Context: an optimization exercise on an open-source flow, tuned for small area and a short achievable clock period. The choices shown serve that exercise and are no tape-out recipe. Function was checked by simulation only, so behaviour that the tests miss may differ from the original. Not every run is shown, and edits may drop behaviour that the tests do not exercise. No activity file was given, so power comes from the tool's default toggle rates.

==> run.sh <==
#!/bin/bash
# synth_recipe.tcl (not shown) runs the flow's synth.tcl, then flattens the netlist and writes it again
# the make line also repeats each setting of config.mk as NAME=value (left out here)
make -C /OpenROAD-flow-scripts/flow DESIGN_CONFIG=/design/flow/config.mk WORK_HOME=/design/flow/orfs CLKGATE_MAP_FILE= SYNTH_SCRIPT=/design/flow/synth_recipe.tcl finish
==> config.mk <==
export PLATFORM = sky130hd
export DESIGN_NAME = four_ports_fifo
export DESIGN_NICKNAME = four_ports_fifo
export VERILOG_FILES = /design/flow/design.v
export SDC_FILE = /design/flow/constraint.sdc
export NUM_CORES = 4
export LEC_CHECK = 0
export CAP_MARGIN = 20
export CORE_MARGIN = 2
export CORE_UTILIZATION = 22
export PLACE_DENSITY = 0.4
export SLEW_MARGIN = 20
==> constraint.sdc <==
create_clock -name core_clock -period 6.0 [get_ports {clk}]
set_input_delay 1.2000 -clock core_clock [delete_from_list [all_inputs] [get_ports {clk}]]
set_output_delay 1.2000 -clock core_clock [all_outputs]
set_load 0.01 [all_outputs]
==> design.v <==
module four_ports_fifo(
	input wire clk,
	input wire resetn,
	input wire [31:0] data0,
	input wire [31:0] data1,
	input wire [31:0] data2,
	input wire [31:0] data3,
	input wire [2:0] wen,
	input wire [2:0] ren,
	output reg [32:0] dout0,
	output reg [32:0] dout1,
	output reg [32:0] dout2,
	output reg [32:0] dout3,
	output wire empty,
	output wire full
);
	reg [31:0] bank0 [0:7];
	reg [31:0] bank1 [0:7];
	reg [31:0] bank2 [0:7];
	reg [31:0] bank3 [0:7];
	reg [4:0] wp;
	reg [4:0] rp;
	reg [5:0] count;
	reg        empty_r;    
	reg        full_r;     
	reg  [3:0] has;        
	reg  [3:0] room;       
	assign empty = empty_r;
	assign full  = full_r;
	wire [3:0] wgt;     
	assign wgt[0] = wen != 3'd0;
	assign wgt[1] = wen[2] | wen[1];
	assign wgt[2] = wen[2] | (wen[1] & wen[0]);
	assign wgt[3] = wen[2];
	reg acc;
	always @(*) begin
		case (wen)
			3'd1: acc = room[0];
			3'd2: acc = room[1];
			3'd3: acc = room[2];
			3'd4: acc = room[3];
			default: acc = 1'b0;
		endcase
	end
	wire [2:0] wa = acc ? wen : 3'd0;
	wire [1:0] wsel0 = 2'd0 - wp[1:0];
	wire [1:0] wsel1 = 2'd1 - wp[1:0];
	wire [1:0] wsel2 = 2'd2 - wp[1:0];
	wire [1:0] wsel3 = 2'd3 - wp[1:0];
	function [31:0] pick4;
		input [1:0] s;
		input [31:0] a, b, c, d;
		case (s)
			2'd0: pick4 = a;
			2'd1: pick4 = b;
			2'd2: pick4 = c;
			default: pick4 = d;
		endcase
	endfunction
	function sel_gt;
		input [1:0] s;
		input [3:0] g;
		case (s)
			2'd0: sel_gt = g[0];
			2'd1: sel_gt = g[1];
			2'd2: sel_gt = g[2];
			default: sel_gt = g[3];
		endcase
	endfunction
	wire [31:0] wd0 = pick4(wsel0, data0, data1, data2, data3);
	wire [31:0] wd1 = pick4(wsel1, data0, data1, data2, data3);
	wire [31:0] wd2 = pick4(wsel2, data0, data1, data2, data3);
	wire [31:0] wd3 = pick4(wsel3, data0, data1, data2, data3);
	wire bwe0 = acc & sel_gt(wsel0, wgt);
	wire bwe1 = acc & sel_gt(wsel1, wgt);
	wire bwe2 = acc & sel_gt(wsel2, wgt);
	wire bwe3 = acc & sel_gt(wsel3, wgt);
	wire [2:0] wrow0 = wp[4:2] + {2'b00, wp[1:0] > 2'd0};
	wire [2:0] wrow1 = wp[4:2] + {2'b00, wp[1:0] > 2'd1};
	wire [2:0] wrow2 = wp[4:2] + {2'b00, wp[1:0] > 2'd2};
	wire [2:0] wrow3 = wp[4:2];
	integer i;
	always @(posedge clk) begin
		for (i = 0; i < 8; i = i + 1) begin
			if (bwe0 && wrow0 == i) bank0[i] <= wd0;
			if (bwe1 && wrow1 == i) bank1[i] <= wd1;
			if (bwe2 && wrow2 == i) bank2[i] <= wd2;
			if (bwe3 && wrow3 == i) bank3[i] <= wd3;
		end
	end
	wire [2:0] rrow0 = rp[4:2] + {2'b00, rp[1:0] > 2'd0};
	wire [2:0] rrow1 = rp[4:2] + {2'b00, rp[1:0] > 2'd1};
	wire [2:0] rrow2 = rp[4:2] + {2'b00, rp[1:0] > 2'd2};
	wire [2:0] rrow3 = rp[4:2];
	wire [31:0] rd0 = bank0[rrow0];
	wire [31:0] rd1 = bank1[rrow1];
	wire [31:0] rd2 = bank2[rrow2];
	wire [31:0] rd3 = bank3[rrow3];
	wire [31:0] q0 = pick4(rp[1:0],        rd0, rd1, rd2, rd3);
	wire [31:0] q1 = pick4(rp[1:0] + 2'd1, rd0, rd1, rd2, rd3);
	wire [31:0] q2 = pick4(rp[1:0] + 2'd2, rd0, rd1, rd2, rd3);
	wire [31:0] q3 = pick4(rp[1:0] + 2'd3, rd0, rd1, rd2, rd3);
	wire [3:0] rgt;     
	assign rgt[0] = ren != 3'd0;
	assign rgt[1] = ren[2] | ren[1];
	assign rgt[2] = ren[2] | (ren[1] & ren[0]);
	assign rgt[3] = ren[2];
	wire [3:0] v = rgt & has;           
	wire [2:0] n = {v[3], v[1] & ~v[3], (v[0] & ~v[1]) | (v[2] & ~v[3])};
	always @(posedge clk) begin
		if (~resetn) begin
			dout0 <= 33'd0;
			dout1 <= 33'd0;
			dout2 <= 33'd0;
			dout3 <= 33'd0;
		end else begin
			dout0 <= v[0] ? {1'b1, q0} : 33'd0;
			dout1 <= v[1] ? {1'b1, q1} : 33'd0;
			dout2 <= v[2] ? {1'b1, q2} : 33'd0;
			dout3 <= v[3] ? {1'b1, q3} : 33'd0;
		end
	end
	wire [5:0] cnext = count + {3'b000, wa} - {3'b000, n};
	always @(posedge clk) begin
		if (~resetn) begin
			wp      <= 5'd0;
			rp      <= 5'd0;
			count   <= 6'd0;
			empty_r <= 1'b1;
			full_r  <= 1'b0;
			has     <= 4'b0000;
			room    <= 4'b1111;
		end else begin
			wp      <= wp + {2'b00, wa};
			rp      <= rp + {2'b00, n};
			count   <= cnext;
			empty_r <= cnext == 6'd0;
			full_r  <= cnext == 6'd32;
			has     <= {cnext > 6'd3, cnext > 6'd2, cnext > 6'd1, cnext > 6'd0};
			room    <= {cnext <= 6'd28, cnext <= 6'd29, cnext <= 6'd30, cnext <= 6'd31};
		end
	end
endmodule
Run 1, the metal 1 layer:
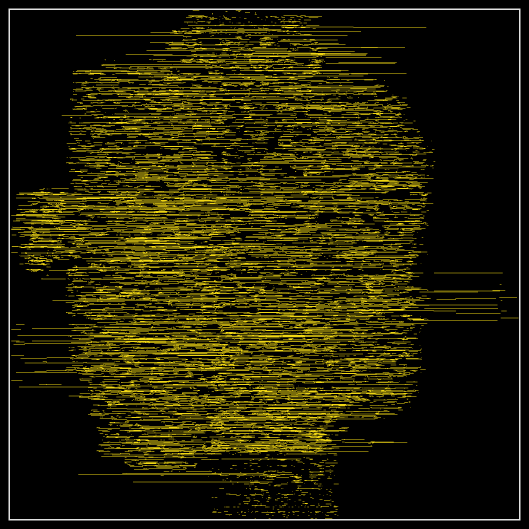
- share of all routed wire: 41%
- longest straight run: 134 um
- main direction: horizontal
- nets with wire on the layer: 3544
- wire length on this layer: 83.2 mm
met1 usage: 21.2%
vias: 31600
total wire length: 205000 um

Run 1, met2 routing:
Bar = 100 um. Cells faint in the background.
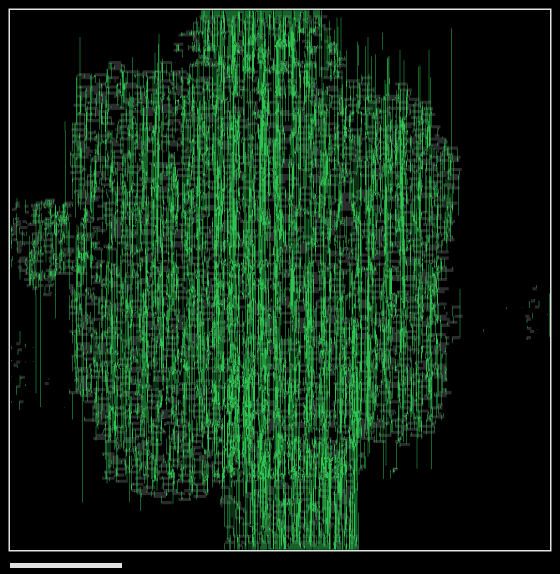
- main direction: vertical
- wire length on this layer: 109 mm
- share of all routed wire: 53%

Run 1, M3 wires:
Bar = 100 um. Cells faint in the background.
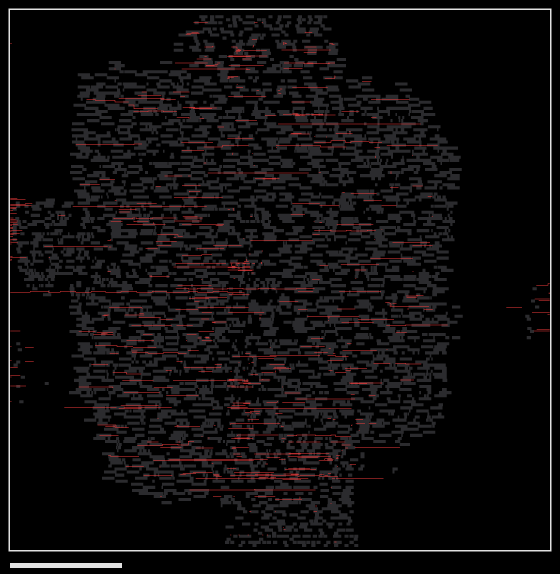
- nets with wire on the layer: 310
- share of all routed wire: 3.7%
- main direction: horizontal

Run 1, M4 wires:
Bar = 100 um.
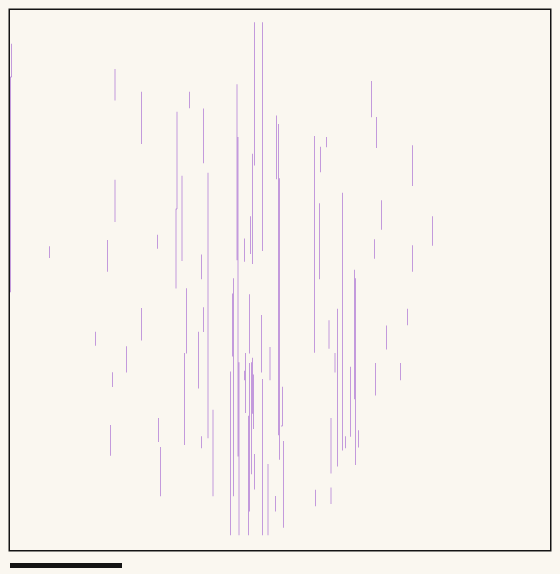
- main direction: vertical
- longest straight run: 284 um
- wire length on this layer: 5860 um

==> impl_metrics.ini, run 1 <==
[setup_path]
r2r_start = rp[1]
crit_chain = inv_4 > nand2_1 > ha_4 > ha_4 > nor2b_1 > a221oi_1 > o21ai_0 > o22ai_1 > o221a_2 > o21ai_0
required_ps = 6640
critPathSlowestCell = nor2b_1
ff2ff_path_depth = 10
crit_type = reg2reg
end_kind = flop
reg2reg_setup_slack_ps = 1520
crit_arrival_ps = 5110

[sta]
setup_tns_ps = 0
rsz0062_at_grt = false
max-slew-margin-rel_pct = 20.0
report.final.hold_viol_count = 0
finClkSkew_ps = 27.8
min_period_over_period_pct = 74.6
worstMarginPinSlew_ps = 1200
fin_crit_ps = 4480
setup_viol = 0

[logic_synthesis]
synth_nets = 3393
syn_area_mm2 = 0.0500
yosys_warnings = 5
synth_cells = 3228
synth-seq-area-share_pct = 67.9
yosys.area.top_type = edfxtp_1
synth_seq_cells = 1182
avgSynthCellArea_um2 = 15.5

[floorplanning]
rows = 174
pin_count = 270
core_area_mm2 = 0.225
chipWidth_um = 481
initial_core_util_pct = 22.2
die_h_um = 481
fp.dieArea_mm2 = 0.231

[clock_tree]
clockBufferDepth = 3
cts_repair_resize_count = 0
cts_tree = built
cts_root_buf = clkbuf_16
hold_buffers = 0
clock_latency_ps = 790
clk_pin_slew_ps = 50
clock_sinks = 1182

[pwr]
clkPwrFrac_pct = 27.2
p_sw_share_pct = 40.0
ir_drop_mv = 0.278
power_frac_seq_pct = 33.1
total_power_mw = 31.0
intPower_mw = 18.6
combPwrFrac_pct = 39.7

[cells_and_area]
area_growth_pct = 22.6
nFillCells = 22800
final_common_cell = edfxtp_1
final_cells = 6642
layout_common_cells = edfxtp_1, clkdlybuf4s50_1, mux4_2, dfxtp_1, nand2_1
nets = 3697

[place]
post-place-ws_ps = 863
port_buffers = 269

[global_routing]
grt_pass1_vias = 30900
overflow = 0
antenna_found_initial = 9
grt_usage_pct = 17.4

[drt]
drt_first_pass_iters = 5
routedWlPerCell_um = 30.9

[min_path]
hold_end = rp[3]
hold_depth = 2
worstHoldStart = rp[3]

[run_status]
outcome = complete, no violations
## run 1: sequential cells by signal (all words and copies together), names as in the netlist
name and count:
empty_r 1, bank1 256, bank0 256, dout2 33, full_r 1, dout0 33, rp 5, room 4
dout3 33, dout1 33, bank2 256, bank3 256, count 6, wp 5, has 4
## run 1: per-layer routing
metal | wire length [um] | vias up | track usage, %
met5 | 0 | - | 0
met4 | 5860 | 0 | 5.37
met3 | 7510 | 207 | 2.18
met2 | 109000 | 875 | 31.6
met1 | 83200 | 16900 | 21.2
li1 | - | 13600 | -
## run 1: Yosys cell counts (17+ instances only)
| cell | n |
|---|---|
| buf_2 | 75 |
| edfxtp_1 | 1024 |
| a31oi_1 | 31 |
| ha_1 | 24 |
| buf_1 | 27 |
| o21ai_1 | 24 |
| o21ai_0 | 115 |
| nor2_1 | 147 |
| o2bb2ai_1 | 29 |
| o22a_1 | 27 |
| nor2b_1 | 44 |
| inv_1 | 36 |
| a21oi_1 | 114 |
| nor3_1 | 46 |
| and3_1 | 30 |
| a221oi_1 | 56 |
| o22ai_1 | 89 |
| and2_1 | 23 |
| mux2_2 | 37 |
| clkbuf_1 | 107 |
| a22o_1 | 26 |
| o211ai_1 | 17 |
| nand3_1 | 85 |
| a22oi_1 | 17 |
| mux4_2 | 180 |
| o32ai_1 | 19 |
| dfxtp_1 | 158 |
| buf_4 | 20 |
| mux2i_1 | 142 |
| nand2b_1 | 34 |
| a221o_1 | 19 |
| nand2_1 | 153 |
## run 1: worst max path at each step
stage | start | end | slack (ps) | cells past startpoint
2_1_floorplan | wen[1] | bank0[0][0] | 990 | 7
3_3_place_gp | wen[1] | has[0] | 900 | 14
3_5_place_dp | wen[1] | has[0] | 860 | 14
4_1_cts | rp[1] | dout0[1] | 1430 | 10
5_1_grt | rp[1] | dout1[20] | 1190 | 10
6_report | rp[1] | dout1[20] | 1520 | 10
## run 1: critical path, delay by kind of cell, from the launching register on
kind / cells / cell delay, ps
AOI/OAI and AO/OA: 5 / 1410
adders and majority gates: 2 / 890
buffers and inverters: 1 / 450
DFF: 1 / 350
and+or+nand+nor: 2 / 1170
## run 1: metrics by stage
step                area (um2)  hold WS (ps)  util (%)
floorplan                50000           510         -
detailed placement       56800           597      25.2
global placement         56800           595      25.2
finish                   61300           610      27.2
global route             61200           631      27.2
CTS                      61200           614      27.2
## run 1: cells by family (layout without fill, tap and decap cells)
family | Yosys count | in the layout | synth area share [%]
flip-flops | 1182 | 1182 | 67.9
AO/OA/AOI/OAI | 717 | 717 | 10.2
AND/OR/NAND/NOR | 638 | 638 | 6.27
multiplexers | 363 | 363 | 11.9
buffers and inverters | 279 | 696 | 2.55
adder cells (fa/ha/maj) | 29 | 29 | 0.801
XOR/XNOR | 20 | 20 | 0.471
other | 0 | 5 | 0
## run 1: cell type report
cell class / count / area, um2 / area share (%)
diodes: 5 / 12.5 / 0.0204
clock buffers: 193 / 3940 / 6.42
clock inverters: 59 / 522 / 0.852
inverters: 42 / 160 / 0.261
multi-input cells: 1767 / 15100 / 24.7
flip-flops and latches: 1182 / 33900 / 55.4
well taps: 2992 / 3740 / 6.11
repair buffers: 402 / 3820 / 6.23
## run 1: power by group through the flow
| stage | registers, mW | clock network [mW] | logic (mW) |
|---|---|---|---|
| 3_5_place_dp | 10.5 | 0 | 12.4 |
| 5_1_grt | 10.3 | 8.89 | 12.9 |
| 6_report | 10.3 | 8.43 | 12.3 |
| 4_1_cts | 10.3 | 8.58 | 12.5 |
| 3_3_place_gp | 10.5 | 0 | 12.4 |
| 2_1_floorplan | 10.3 | 0 | 6.01 |
==> run 2: a larger rewrite; changed files in full <==
removed: run.sh
==> design.v <==
module four_ports_fifo(
	input wire clk,
	input wire resetn,
	input wire [31:0] data0,
	input wire [31:0] data1,
	input wire [31:0] data2,
	input wire [31:0] data3,
	input wire [2:0] wen,
	input wire [2:0] ren,
	output reg [32:0] dout0,
	output reg [32:0] dout1,
	output reg [32:0] dout2,
	output reg [32:0] dout3,
	output wire empty,
	output wire full
);
	reg [31:0] mem [0:31];    
	reg [3:0] wlo, rlo;
	reg [7:0] wsel [0:3];
	reg [7:0] rsel [0:3];
	reg [5:0] count;
	reg        empty_r;    
	reg        full_r;     
	reg  [3:0] has;        
	reg  [3:0] room;       
	assign empty = empty_r;
	assign full  = full_r;
	integer b, k, r, d, w, m;
	wire [3:0] wgt;     
	assign wgt[0] = wen != 3'd0;
	assign wgt[1] = wen[2] | wen[1];
	assign wgt[2] = wen[2] | (wen[1] & wen[0]);
	assign wgt[3] = wen[2];
	reg acc;
	always @(*) begin
		case (wen)
			3'd1: acc = room[0];
			3'd2: acc = room[1];
			3'd3: acc = room[2];
			3'd4: acc = room[3];
			default: acc = 1'b0;
		endcase
	end
	reg [31:0] wd [0:3];
	reg [3:0]  bwe;
	always @(*) begin
		for (b = 0; b < 4; b = b + 1) begin
			bwe[b] = 1'b0;
			for (k = 0; k < 4; k = k + 1)
				bwe[b] = bwe[b] | (wlo[(b - k) & 3] & wgt[k]);
			bwe[b] = bwe[b] & acc;
			wd[b] = ({32{wlo[(b - 0) & 3]}} & data0) |
			        ({32{wlo[(b - 1) & 3]}} & data1) |
			        ({32{wlo[(b - 2) & 3]}} & data2) |
			        ({32{wlo[(b - 3) & 3]}} & data3);
		end
	end
	always @(posedge clk) begin
		for (b = 0; b < 4; b = b + 1)
			for (r = 0; r < 8; r = r + 1)
				if (bwe[b] && wsel[b][r]) mem[4*r + b] <= wd[b];
	end
	reg [31:0] rd [0:3];
	always @(*) begin
		for (b = 0; b < 4; b = b + 1) begin
			rd[b] = 32'd0;
			for (r = 0; r < 8; r = r + 1)
				rd[b] = rd[b] | ({32{rsel[b][r]}} & mem[4*r + b]);
		end
	end
	wire [3:0] rgt;     
	assign rgt[0] = ren != 3'd0;
	assign rgt[1] = ren[2] | ren[1];
	assign rgt[2] = ren[2] | (ren[1] & ren[0]);
	assign rgt[3] = ren[2];
	wire [3:0] v = rgt & has & {4{resetn}};    
	reg [31:0] q [0:3];
	reg [3:0]  rc;      
	always @(*) begin
		for (k = 0; k < 4; k = k + 1) begin
			q[k] = 32'd0;
			for (b = 0; b < 4; b = b + 1)
				q[k] = q[k] | ({32{v[k] & rlo[(b - k) & 3]}} & rd[b]);
		end
		for (b = 0; b < 4; b = b + 1) begin
			rc[b] = 1'b0;
			for (k = 0; k < 4; k = k + 1)
				rc[b] = rc[b] | (rlo[(b - k) & 3] & v[k]);
		end
	end
	always @(posedge clk) begin
		dout0 <= {v[0], q[0]};
		dout1 <= {v[1], q[1]};
		dout2 <= {v[2], q[2]};
		dout3 <= {v[3], q[3]};
	end
	wire [4:0] wis;     
	assign wis[0] = ~acc;
	assign wis[1] = acc & (wen == 3'd1);
	assign wis[2] = acc & (wen == 3'd2);
	assign wis[3] = acc & (wen == 3'd3);
	assign wis[4] = acc & (wen == 3'd4);
	wire [4:0] nis;     
	assign nis[0] = ~v[0];
	assign nis[1] = v[0] & ~v[1];
	assign nis[2] = v[1] & ~v[2];
	assign nis[3] = v[2] & ~v[3];
	assign nis[4] = v[3];
	function ceq;
		input [5:0] cnt;
		input integer c;
		ceq = (c >= 0 && c <= 63) ? (cnt == c[5:0]) : 1'b0;
	endfunction
	function cge;
		input [5:0] cnt;
		input integer c;
		cge = (c <= 0) ? 1'b1 : (c > 63) ? 1'b0 : (cnt >= c[5:0]);
	endfunction
	reg [8:0] dis;      
	reg [5:0] cnext;
	reg       empty_n, full_n;
	reg [3:0] has_n, room_n;
	reg [3:0] wlo_n, rlo_n;
	always @(*) begin
		for (d = 0; d < 9; d = d + 1) begin
			dis[d] = 1'b0;
			for (w = 0; w < 5; w = w + 1)
				for (m = 0; m < 5; m = m + 1)
					if (w - m + 4 == d) dis[d] = dis[d] | (wis[w] & nis[m]);
		end
		cnext = 6'd0;
		empty_n = 1'b0;
		full_n = 1'b0;
		has_n = 4'd0;
		room_n = 4'd0;
		for (d = 0; d < 9; d = d + 1) begin
			cnext = cnext | ({6{dis[d]}} & (count + d - 4));
			empty_n = empty_n | (dis[d] & ceq(count, 4 - d));
			full_n  = full_n  | (dis[d] & ceq(count, 36 - d));
			for (k = 0; k < 4; k = k + 1) begin
				has_n[k]  = has_n[k]  | (dis[d] & cge(count, k + 5 - d));
				room_n[k] = room_n[k] | (dis[d] & ~cge(count, 36 - k - d));
			end
		end
		wlo_n = 4'd0;
		rlo_n = 4'd0;
		for (w = 0; w < 4; w = w + 1)
			for (b = 0; b < 4; b = b + 1) begin
				wlo_n[b] = wlo_n[b] | ((wis[w] | (w == 0 && wis[4])) & wlo[(b - w) & 3]);
				rlo_n[b] = rlo_n[b] | ((nis[w] | (w == 0 && nis[4])) & rlo[(b - w) & 3]);
			end
	end
	always @(posedge clk) begin
		if (~resetn) begin
			wlo     <= 4'b0001;
			rlo     <= 4'b0001;
			for (b = 0; b < 4; b = b + 1) begin
				wsel[b] <= 8'b00000001;
				rsel[b] <= 8'b00000001;
			end
			count   <= 6'd0;
			empty_r <= 1'b1;
			full_r  <= 1'b0;
			has     <= 4'b0000;
			room    <= 4'b1111;
		end else begin
			wlo     <= wlo_n;
			rlo     <= rlo_n;
			for (b = 0; b < 4; b = b + 1) begin
				if (bwe[b]) wsel[b] <= {wsel[b][6:0], wsel[b][7]};
				if (rc[b])  rsel[b] <= {rsel[b][6:0], rsel[b][7]};
			end
			count   <= cnext;
			empty_r <= empty_n;
			full_r  <= full_n;
			has     <= has_n;
			room    <= room_n;
		end
	end
endmodule
==> flow/run.sh <==
#!/bin/bash
# The standard layout, with plain buffers (instead of the resizer's default pick,
# a delay cell) on the input and output ports.
set -euo pipefail
cat >> config.mk <<'EOC'
export BUFFER_PORTS_ARGS = -buffer_cell sky130_fd_sc_hd__buf_2
EOC
bash standard.sh > make_finish.log 2>&1
==> standard.sh <==
#!/bin/bash
# synth_recipe.tcl (not shown) runs the flow's synth.tcl, then flattens the netlist and writes it again
# the make line also repeats each setting of config.mk as NAME=value (left out here)
make -C /OpenROAD-flow-scripts/flow DESIGN_CONFIG=/design/flow/config.mk WORK_HOME=/design/flow/orfs CLKGATE_MAP_FILE= SYNTH_SCRIPT=/design/flow/synth_recipe.tcl "${@:-finish}"
==> config.mk <==
export PLATFORM = sky130hd
export DESIGN_NAME = four_ports_fifo
export DESIGN_NICKNAME = four_ports_fifo
export VERILOG_FILES = /design/flow/design.v
export SDC_FILE = /design/flow/constraint.sdc
export NUM_CORES = 4
export LEC_CHECK = 0
export CAP_MARGIN = 20
export CORE_MARGIN = 2
export CORE_UTILIZATION = 40
export CTS_CLUSTER_DIAMETER = 100
export CTS_CLUSTER_SIZE = 25
export PLACE_DENSITY = 0.6
export SETUP_SLACK_MARGIN = 3.4
export SLEW_MARGIN = 20
export TNS_END_PERCENT = 20
export BUFFER_PORTS_ARGS = -buffer_cell sky130_fd_sc_hd__buf_2
==> impl_metrics.ini, run 2 <==
[logic_synthesis]
synth_most_common_cell = edfxtp_1
syn_area_mm2 = 0.0491
synth_cells = 3413
yosys.area.top_type_share_pct = 62.6
synth_seq_cells = 1244
yosys_warnings = 7
synth_top_flop_cell = edfxtp_1
avgSynthCellArea_um2 = 14.4
synth_nets = 3562
synth.distinct_cells = 75
synth_async_sr_flop_share_pct = 0
synth_common_cells = edfxtp_1, a22oi_1, clkbuf_1
synth_area_leaders = edfxtp_1, a22oi_1, dfxtp_1
synth_edf_count = 1024
synth-seq-area-share_pct = 71.6
yosys.area.top_type = edfxtp_1

[setup_path]
crit_family = flip-flops
required_ps = 4800
r2r-end = mem[16][19]
path_max_fanout = 1
end_kind = primary output
critPathSlowestCell = dfxtp_1
ff2ff_path_depth = 3
r2r_start = wlo[2]
path_buf_inv = 1
reg2reg_setup_slack_ps = 3330
crit_chain = buf_2
crit_arrival_ps = 1530
startpoint_type = flop
crit_type = reg2out

[cells_and_area]
nFillCells = 10800
layout_common_cells = edfxtp_1, a22oi_1, buf_2, nand2_1, dfxtp_1
regMostFlops = mem
largest_register_ffs = 1024
area.sequential_mm2 = 0.0352
final_area_mm2 = 0.0549
final_common_cell = edfxtp_1
area_growth_pct = 11.8
nets = 3752
post-route-util_pct = 45.0
multi_input_area_mm2 = 0.0135
drive_above_1_share_pct = 16.1

[sta]
maxSlewViolCount = 0
max_freq_mhz = 366
max-slew-margin-rel_pct = 22.5
min_period_over_period_pct = 45.6
report.final.hold_viol_count = 0
finClkSkew_ps = 33.0
setup_tns_ps = 0
fin_crit_ps = 2730
setup_viol = 0
worstMarginPinSlew_ps = 1160
rsz0062_at_grt = true

[clock_tree]
cts_tree = built
cts_buffers = 57
clockBufferDepth = 3
clk_pin_slew_ps = 100
cts_root_buf = clkbuf_16
clock_sinks = 1244
clock_latency_ps = 720
hold_buffers = 0
h-tree-depth = 2

[run_status]
outcome = complete, no violations

[place]
post_dp_cell_area_mm2 = 0.0519
gp_congestion = 0.917
hpwlAfterDp_um = 113000
port_buffers = 269

[floorplanning]
die_h_um = 354
rows = 128
pin_count = 270
chipWidth_um = 354
fp.dieArea_mm2 = 0.126
initial_core_util_pct = 40.3
core_area_mm2 = 0.122

[min_path]
hp-class = reg2reg
hold_end = wsel[2][7]
worstHoldStart = wsel[2][7]
hold_depth = 2

[global_routing]
grt_max_degree = 91
overflow = 0
grt_pass1_vias = 31100
grt_usage_pct = 27.8
antenna_found_initial = 25
grt_pass1_wl_um = 248000

[drt]
drtIter0Drc = 6650
routedWlPerCell_um = 34.6
avgViaCountPerCell = 6.64
drt_first_pass_iters = 7
drc = 0
ant_nets = 0

[pwr]
leakagePower_nw = 17.6
ir_drop_mv = 0.242
p_per_area_mw_per_mm2 = 360
==> run 2: cell types whose count changed after synthesis, moves of 40 or more <==
cell | before | now
nand3_1 | 85 | 12
o221ai_1 | 15 | 69
mux4_2 | 180 | 0
and4_1 | 0 | 64
o21ai_0 | 115 | 13
nand2_1 | 153 | 231
a221oi_1 | 56 | 5
mux2i_1 | 142 | 60
buf_2 | 75 | 14
nor3_1 | 46 | 6
clkbuf_1 | 107 | 256
dfxtp_1 | 158 | 220
nand4_1 | 16 | 71
a22oi_1 | 17 | 831
==> run 2: cell type report <==
cell class                 count  area share (%)
timing repair inverter         1          0.0137
timing repair buffer         382            4.44
antenna                        6          0.0273
inverter                      11           0.109
tap                         1625            3.70
clock inverter                 7           0.187
clock buffer                  99            2.90
multi-input combinational   1906            24.5
sequential                  1244            64.1
==> run 2: stage by stage <==
stage               total power [mW]  hold slack [ps]  std cells  setup WS, ps
floorplan                       12.7              460       3413          2850
global placement                14.7              479       5075          1890
detailed placement              14.8              491       5075          1820
CTS                             19.5              575       5247          3220
global route                    20.2              606       5276          3290
finish                          19.8              573       5281          3270
==> run 2: worst max path at each step <==
stage	startpoint	cells after the start	end	slack (ps)
after floorplan	ren[2]	8	room[0]	2850
after global routing	wen[0]	11	empty_r	3290
final	empty_r	1	empty	3270
after detailed placement	wen[1]	6	wsel[1][0]	1820
after global placement	wen[1]	6	wsel[1][0]	1890
after CTS	rsel[1][5]	4	dout1[30]	3220
==> run 2: logic make-up (layout without fill, tap and decap cells) <==
family,count (synthesis),after routing,synth area share (%)
xor gates and xnor gates,4,4,0.0713
and+or+nand+nor,602,634,6.22
muxes,61,61,1.25
buffers and inverters,299,500,2.35
DFF,1244,1244,71.6
AOI/OAI and AO/OA,1190,1194,18.2
adders and majority gates,13,13,0.331
other,0,6,0
==> run 2: power breakdown <==
group	internal, mW	leakage [nW]	total, mW	switching (mW)
Clock	1.86	0.808	4.63	2.77
Combinational	1.29	5.76	4.63	3.34
Sequential	10.1	11.0	10.5	0.417
==> run 2: per-layer routing <==
metal	track usage, %	vias to the layer above	wire (um)
met5	0	-	63
li1	-	14300	-
met4	7.69	10	5980
met1	41.0	17700	72900
met3	7.49	281	25900
met2	40.4	2710	77600
==> run 2: what timing repair did <==
item                                     CTS  global route
endpoints found under the setup margin  1320          1012
buffers inserted                          30            26
resized for setup                         73            47
cloned                                    36             2
pin swaps                                 42            12
Run 2, M4 wires:
Bar = 100 um.
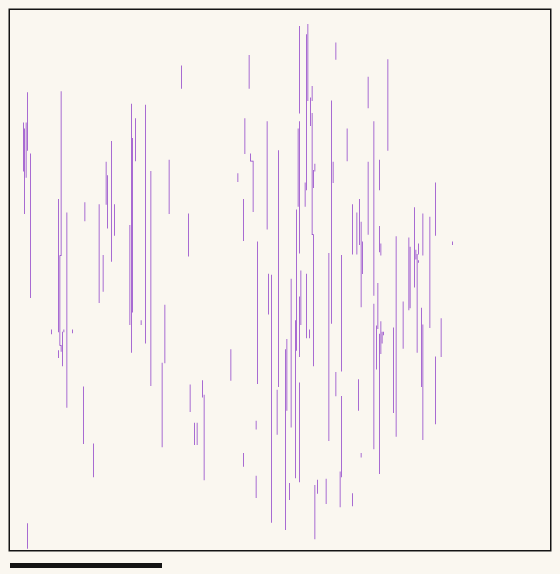
- nets with wire on the layer: 98
- longest straight run: 163 um
total wire length: 182000 um
vias: 35100

Run 2, the metal 1 layer:
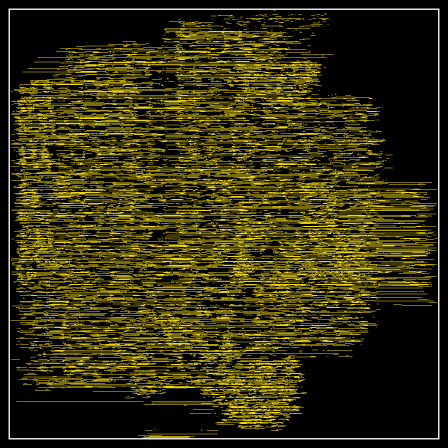
- wire length on this layer: 72.9 mm
- share of all routed wire: 40%

Run 2, M3 wires:
Bar = 100 um. Cells faint in the background.
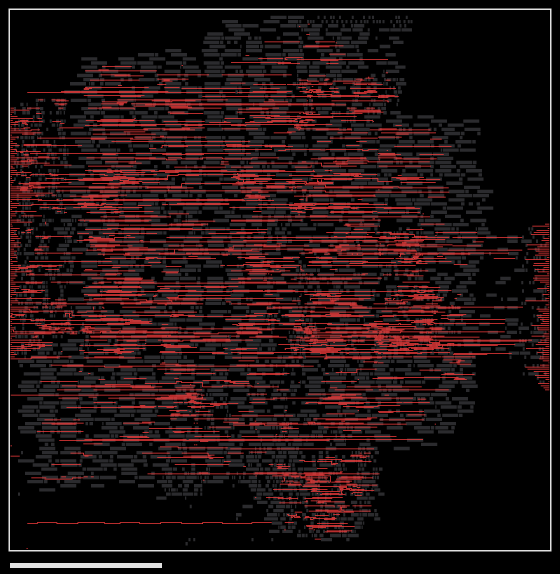
- share of all routed wire: 14%
- main direction: horizontal
- wire length on this layer: 25.9 mm
- nets with wire on the layer: 810

==> separate check: timing with driven ports <==
The flow's constraints put no driver on any port. The routed layouts listed below were extracted and timed again, unchanged, in two steps.
Step 1: set_driving_cell puts a clkbuf_16 on clk and a buf_2 on each other input, an assumption about the parent block.
Step 2, shift: input delay + t, output delay - t, t = (earliest + latest rising clock arrival at the registers) / 2. This alone moves slack from input paths to output paths.
a / b / c = ideal ports / drivers / drivers and shift; a / b = the first two.
| run | shift t [ns] | setup slack, ns | hold slack, ns | latest minus earliest clock arrival (ns) |
|---|---|---|---|---|
| run 1 | 0.851 | 1.522 / 1.522 / 0.823 | 0.610 / 0.610 / 0.610 | 0.029 / 0.029 |
| run 2 | 0.786 | 3.266 / 3.187 / 2.529 | 0.573 / 0.573 / 0.573 | 0.033 / 0.033 |
After both steps setup and hold are still met in every run listed. The setup slack of run 2, which loses most, moves by -0.079 ns with the drivers and by -0.737 ns with both steps.
